This design comes from an exercise in tuning for small area and a short achievable clock period on the open sky130 flow, not from production work.
At most, simulation tests tie the RTL to the original design; equivalence was not proved.
Not every run is shown, and edits may drop behaviour that the tests do not exercise.
Function not checked in run 2: the RTL went through the layout flow alone.

File: config.mk
export PLATFORM = sky130hd
export DESIGN_NAME = MAF
export DESIGN_NICKNAME = MAF
export VERILOG_FILES = /design/flow/design.v
export SDC_FILE = /design/flow/constraint.sdc
export NUM_CORES = 4
export LEC_CHECK = 0
export CAP_MARGIN = 20
export CORE_MARGIN = 2
export CORE_UTILIZATION = 40
export SLEW_MARGIN = 20
File: constraint.sdc
create_clock -name core_clock -period 10.0 [get_ports {clk}]
set_input_delay 2.0000 -clock core_clock [delete_from_list [all_inputs] [get_ports {clk}]]
set_output_delay 2.0000 -clock core_clock [all_outputs]
set_load 0.01 [all_outputs]
File: design.v
`timescale 1ns / 1ps
module MAF( 
    input clk,  
    input  [31:0] A, B,C,
    input  [1:0]  func,
    output [63:0] Result
    );
    wire [63:0] mult_out_reg;
    Pipeline1 P1(clk,A, B, func, mult_out_reg);
    Pipeline2 P2(clk,C, mult_out_reg, func, Result);
endmodule
module Pipeline1(
    input clk,
    input  [31:0] A,
    input  [31:0] B,
    input  [1:0] func,
    output [63:0] mult_out
    );
    reg [31:0] mux_w;
    always @(*) begin
        case(func)
            2'b00: mux_w <= B;
            2'b01: mux_w <= 32'h1;
            2'b10: mux_w <= B;
            2'b11: mux_w <= 32'h1;
        endcase
    end    
   assign mult_out = A * mux_w; 
endmodule
module Pipeline2(
    input clk,
    input  [31:0] c_reg,
    input  [63:0] mult_out_reg,
    input  [1:0] func_reg,
    output reg [63:0] Result
    );
    reg [31:0] mux_w;
    always @(*) begin
        case(func_reg)
            2'b00: mux_w <= 0;
            2'b01: mux_w <= c_reg;
            2'b10: mux_w <= c_reg;
            2'b11: mux_w <= 0;
        endcase
    end
   always @(posedge clk) begin
   Result <= mult_out_reg + mux_w;
   end
endmodule
File: run.sh
#!/bin/bash
# synth_recipe.tcl (not shown) runs the flow's synth.tcl, then flattens the netlist and writes it again
# the make line also repeats each setting of config.mk as NAME=value (left out here)
make -C /OpenROAD-flow-scripts/flow DESIGN_CONFIG=/design/flow/config.mk WORK_HOME=/design/flow/orfs CLKGATE_MAP_FILE= SYNTH_SCRIPT=/design/flow/synth_recipe.tcl finish
### The metal 1 layer, run 1

Drawn at 1 px/um.
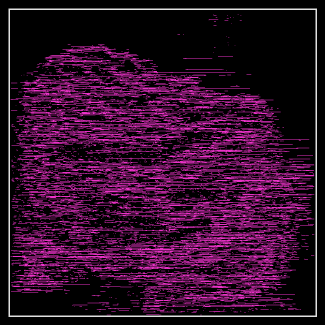
The longest straight run is 70.8 um. The layer carries 44.0 mm of wire. The wires run mostly horizontal. 5047 nets have wire on it. The layer holds 39% of the routed length.
DR vias: 28740
M1 GR Usage: 0.3167
Routed Wire Length: 112.7 mm

### Clock tree after CTS, run 1

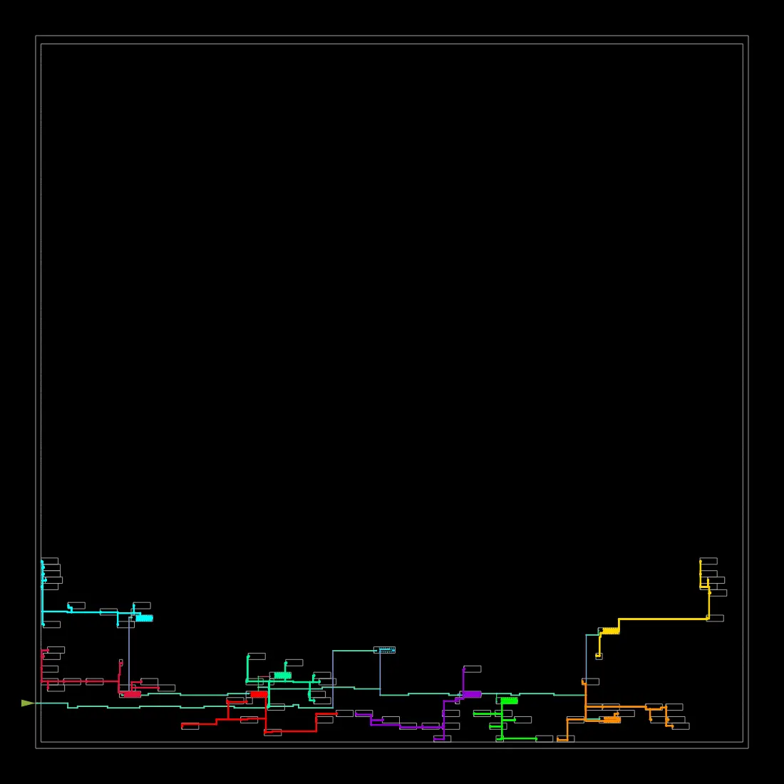
clock root cell: clkbuf_16
CTS buffer count: 9
clk sink count: 64

### Placement density heat map, run 1

Drawn at 1 px/um. The die is cut into 31 by 31 equal tiles; dark purple is low, yellow is high, 0 to 100% covered.
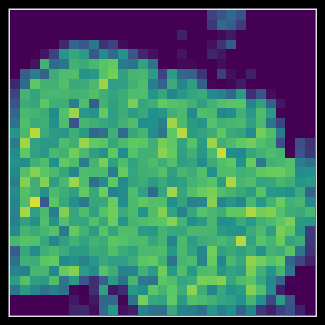
21% of the tiles are nearly empty. The fullest tile reaches 94%. 7.7% of the tiles are over 75% full. The mean over all tiles is 44%.
initial core utilization: 0.4039
Core Area: 0.09001 mm^2

==> run notes, run 1 <==
largest net degree at the start of global routing=53; max-capacitance violation count=0; critical path type=input pin to register; Multi-Input Combinational=approximately 2700; first-pass GRT wire length=~180 mm; Starting DRT DRC Count=between 2000 and 2500; Top Metal Used=met4; CP most frequent cell=fa_1; Area Growth Syn to Fin=17.38%; die area=a little over 0.09 mm^2; ant diodes=2; Clock Path Buffers=2; Cell variety after synth=56; complex-gate fraction of the synthesized area=0.03861; Synthesis Warnings=2; Seq/Total Area, Yosys=0.03524; fraction of area in registers=0.03002; CTS tree=done; unrepaired setup endpoints after global routing=false; Slew Viols, Final=0; mux contribution to synthesized area=0.0002753; status=no timing/DRC/antenna violations; Largest regs=P2.Result: 64 flops; critical path endpoint category=register; cts hold-fix bufs=0; Clock-cell share=0.006245
-- run 1: Yosys cell counts (all sizes together) (2+ instances only) --
master and number:
o41ai 2, a31oi 10, nand2 461, and4 4
o21ai 34, xor2 29, nor2 29, a31o 3
fa 928, o211ai 6, and2 47, a21o 45
a221o 2, o21ba 2, and3 599, nand3 21
nor3 6, nor2b 23, xnor2 33, o21a 6
nand2b 19, ha 265, a21oi 62, clkbuf 280
nand4 18, a211o 3, o21bai 12, buf 6
a21boi 4, dfxtp 64, a211oi 6, nand4b 3
inv 973, o31ai 6, a32oi 2
-- run 1: cells in the final DEF (no fill, tap or decap), types with 8 or more instances in the layout --
master           instances
nand4_1                 18
a21o_1                  45
clkdlybuf4s50_1        160
o21bai_1                11
xnor2_1                 33
a21oi_1                 54
clkbuf_16               13
fa_2                     8
nor2b_1                 23
o21ai_0                 28
buf_4                  340
buf_12                  38
nand2b_1                19
ha_4                    11
fa_1                   920
dfxtp_1                 64
a31oi_1                  9
nand3_1                 21
nor2_1                  27
ha_1                   252
inv_1                  970
and2_1                  35
xor2_1                  29
buf_6                   12
and3_1                 594
nand2_1                459
-- run 1: per-layer routing --
layer  global-route usage  up-vias
met2               0.4317     1004
li1                     -    12650
met4              0.08523        0
met1               0.3167    14880
met5                    0        -
met3              0.02933      206
-- run 1: metrics by stage --
| stage | setup WS [ps] | area (um^2) | instances |
|---|---|---|---|
| 6_report | 260.8 | 42670 | 5495 |
| 5_1_grt | 80.00 | 42670 | 5493 |
| 3_5_place_dp | -671.2 | 41660 | 5456 |
| 2_1_floorplan | 97.34 | 36360 | 4025 |
| 3_3_place_gp | -654.8 | 41660 | 5456 |
| 4_1_cts | -0.01332 | 42130 | 5477 |
-- run 1: worst paths after layout --
path / start / to / slack [ps]
hold / removal: C[0] / P2.Result[0] / 2380
setup / recovery: func[1] / P2.Result[61] / 260
-- run 1: critical path: cells and delay by family --
kind | cells | cell delay [ps]
compound gates | 6 | 1280
xor+xnor | 1 | 230
fa+ha+maj | 10 | 4570
buf+inv | 13 | 1580
simple gates | 2 | 290
### Top view of the die, run 1

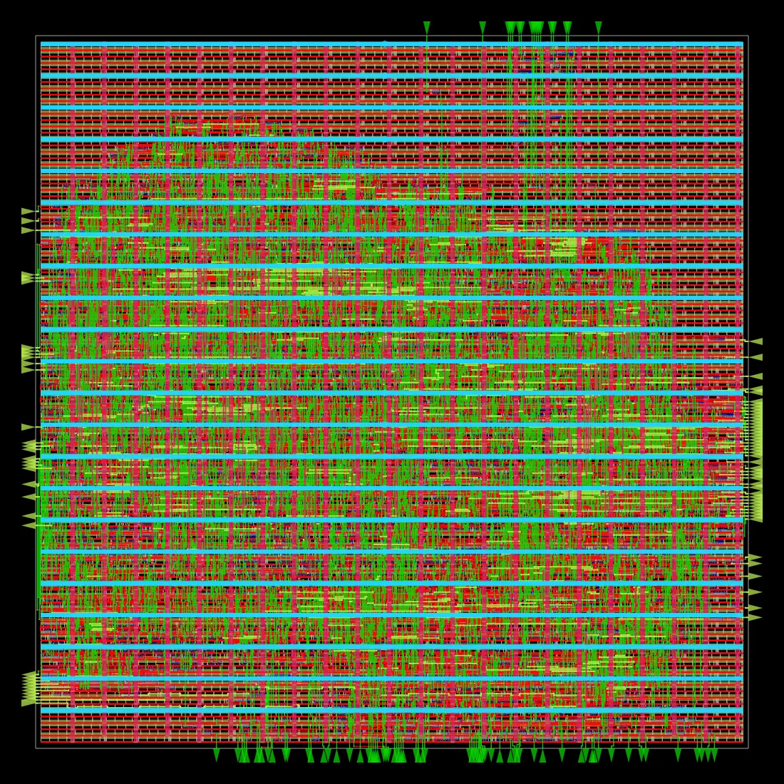

--- run 2: outline of the changes from run 1 ---
design.v: 49 -> 2395 lines; modules unchanged: 0
  MAF: edited, 10 -> 2394 lines
  removed: Pipeline1, Pipeline2
==> flow/run.sh (new file) <==
#!/bin/bash
# Standard ORFS layout, except that synthesis skips the quick generic ABC run
# inside `synth` (synth -noabc), so extract_fa sees the RTL's own XOR/majority
# structure and maps full adders without inverters around them.
set -euo pipefail
here=$(pwd)
sed '1s/yosys synth -nofsm -noshare/yosys synth -nofsm -noshare -noabc/' synth_recipe.tcl > my_synth.tcl
grep -q -- '-noabc' my_synth.tcl
sed "s#SYNTH_SCRIPT=[^ ]*#SYNTH_SCRIPT=$here/my_synth.tcl#" standard.sh > my_standard.sh
grep -q "SYNTH_SCRIPT=$here/my_synth.tcl" my_standard.sh
bash my_standard.sh synth > synth.log 2>&1
bash my_standard.sh finish > layout.log 2>&1
test -f out/final.def
==> standard.sh (new file) <==
#!/bin/bash
# synth_recipe.tcl (not shown) runs the flow's synth.tcl, then flattens the netlist and writes it again
# the make line also repeats each setting of config.mk as NAME=value (left out here)
make -C /OpenROAD-flow-scripts/flow DESIGN_CONFIG=/design/flow/config.mk WORK_HOME=/design/flow/orfs CLKGATE_MAP_FILE= SYNTH_SCRIPT=/design/flow/synth_recipe.tcl "${@:-finish}"
removed: run.sh
### Top view of the die, run 2

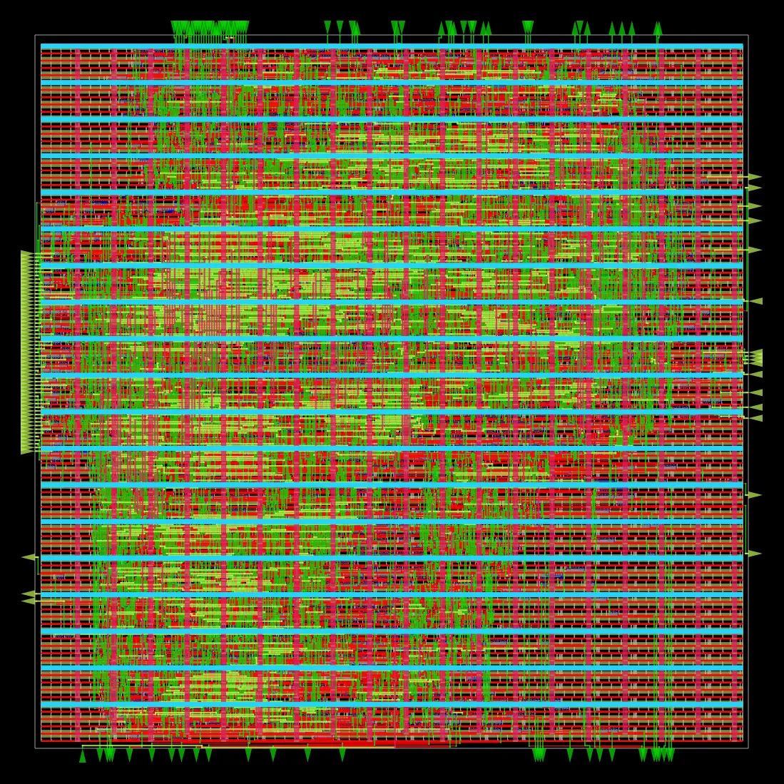
final instance area: 0.03092 mm^2
Die W: 265.2 um
fin cells: 3778

### Logic cells by family, run 2

Drawn at 1.5 px/um.
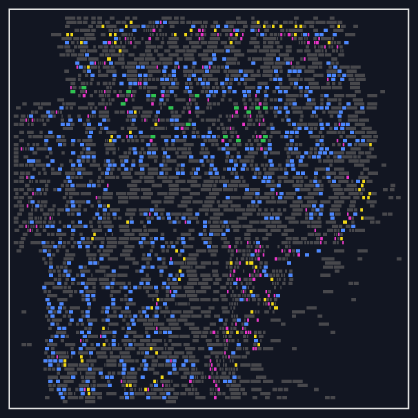
Blue is XOR/XNOR gates, cells 571, most used xnor2_1, where widely spread. Yellow is AND and OR gates, cells 83, most used and2_1, where widely spread. Magenta is NAND gates, cells 166, most used nand2_1. Green is multiplexers, cells 17, most used mux2i_1, where top center.
fraction of area in multi-input gates: 0.7989
commonest non-fill, non-tap cell in the layout: xnor2_1

==> run 2 against run 1 <==
Global-route usage up 6.1 points. Sequential share of layout area up 1.1 points. Critical path type unchanged. Critical path depth down 9. Wire length down 3.3%. Non-clock buffer count down 210. Die area down 25%. Synthesized cell count down 29%. Still clean on timing, DRC and antenna. Worst hold slack better by 89 ps.
==> run notes, run 2 <==
status=no timing/DRC/antenna violations; CP required=10260 ps; commonest non-fill, non-tap cells in the layout=xnor2_1, fa_1, a22oi_1; CTS buffer count=9; FMAX=107.7 MHz; Starting DRT DRC Count=between 3000 and 4000; Largest regs=Result: 64 flops; Seq/Total Area, Yosys=0.04694; Routed Wire Length=109.0 mm; clock root cell=clkbuf_16; Clock Path Buffers=2; worst slew pin tran=~1200 ps; Tmin final=9285 ps; Util after Layout=0.4587; largest family of logic cells by synthesized area=adder cells; Area Growth Syn to Fin=13.26%; pre-CTS WS=approximately 380 ps; CP most frequent cell=fa_1; vias in the first global route=about 25000; clk sink count=64; worst setup margin=roughly 710 ps; Cell variety after synth=66; die area=around 0.07 mm^2; Slew Viols, Final=0; critical path type=input pin to register; Core Area=approximately 0.067 mm^2; CTS tree=done; mux contribution to synthesized area=0.006234; DR vias=between 20000 and 25000; most common cell in the netlist=xnor2_1; post-cts resize count=0; Biggest register=Result; crit path launch type=input pin; Synthesis Warnings=1; most frequent cells after synthesis=xnor2_1, fa_1, a22oi_1; cts hold-fix bufs=0; GP Congestion=1.007; largest net degree at the start of global routing=55; max-capacitance violation count=0; gr ovfl total=0; critical path endpoint category=register; top-area cell type share of the netlist area=0.3740; unrepaired setup endpoints after global routing=false; initial antenna violation count=3; initial core utilization=0.4050; first-pass GRT wire length=~160 mm; complex-gate fraction of the synthesized area=0.2028; Worst-path clk slew=around 70 ps
### Clock tree after CTS, run 2

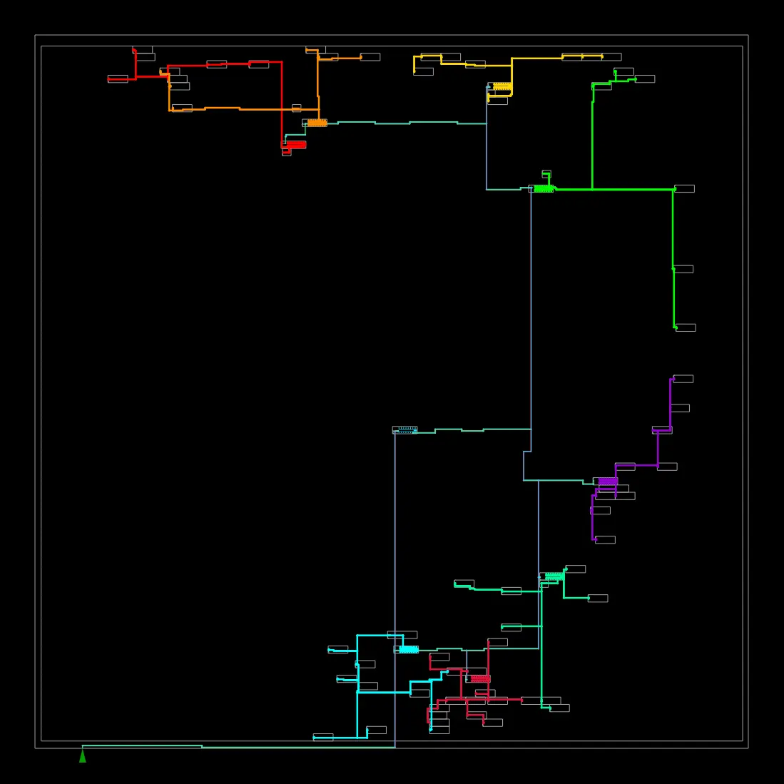
H-tree Lvls: 3
num sequential: 64

==> run 2: changes by cell type in the layout (fill, tap and decap cells not counted), sizes merged, moves of 205 or more <==
cell / change
inv: -901
and3: -594
xnor2: +513
a22oi: +464
fa: -418
nand2: -352
buf: -205
==> run 2: final cells by class <==
type                       count  area, um^2
clock inverter                 7       102.6
inverter                      70       262.8
timing repair buffer         352        3246
clock buffer                   9       225.2
fill                        6328       36480
antenna                        3       7.507
multi-input combinational   2400       24700
sequential                    64        1281
tap                          873        1092
==> run 2: final timing paths <==
| path | from | end | slack [ps] | cells past startpoint |
|---|---|---|---|---|
| hold / removal | C[0] | Result[0] | 2470 | 4 |
| setup / recovery | B[5] | Result[35] | 710 | 23 |
==> run 2: worst max-delay path, delay by kind of cell <==
kind	cells	cell delay, ps
and+or+nand+nor	6	1760
adders and majority gates	7	2980
AOI/OAI and AO/OA	4	1090
buffers and inverters	4	1240
xor gates and xnor gates	2	460
==> run 2: logic make-up (layout without fill, tap and decap cells) <==
family | after synthesis | after routing
flops | 64 | 64
xor+xnor | 571 | 571
simple gates | 410 | 410
fa+ha+maj | 636 | 636
buf+inv | 402 | 438
compound gates | 766 | 766
mux | 17 | 17
other cells | 0 | 3
==> run 2: routing by layer <==
metal  track usage  up-vias  share of wire
met5             0        -              0
met4        0.1209        0          0.039
met3       0.08647      274           0.13
met2        0.4492     1725           0.42
met1        0.4300    12210           0.41
li1              -     9909              -
==> run 2: stage by stage <==
stage | instance area [um^2] | std cells
3_5_place_dp | 30580 | 3759
6_report | 30920 | 3778
3_3_place_gp | 30580 | 3759
5_1_grt | 30910 | 3777
4_1_cts | 30910 | 3775
2_1_floorplan | 27300 | 2866

-- afterwards: timing with drivers on the ports --
No port has a modelled driver above. Below, the same layouts with a new extraction and two added sets of constraints.
Step 1 (the two cells are an assumption about what drives the block):
set clk [get_ports {clk}]
set_driving_cell -lib_cell sky130_fd_sc_hd__clkbuf_16 $clk
set_driving_cell -lib_cell sky130_fd_sc_hd__buf_2 [delete_from_list [all_inputs] $clk]
Step 2 times the ports against the registers' clock, not the clock port: input delays grow and output delays shrink by t, the midpoint of the rising clock arrivals with the driver on.
a / b / c = ideal / step 1 / step 2; a / b = the first two.
run	t, ns	setup slack, ns	latest minus earliest clock arrival (ns)	worst slew at a driven data input, ns	cell pins on the clock port's net
run 1	0.396	0.261 / 0.284 / -0.112	0.007 / 0.007	0.07	1
run 2	0.445	0.715 / 0.734 / 0.290	0.012 / 0.013	0.09	1
Met with ideal ports but missed after step 2: setup timing in run 1. The setup slack of run 2, which loses most, moves by +0.019 ns with the drivers and by -0.425 ns with both steps.
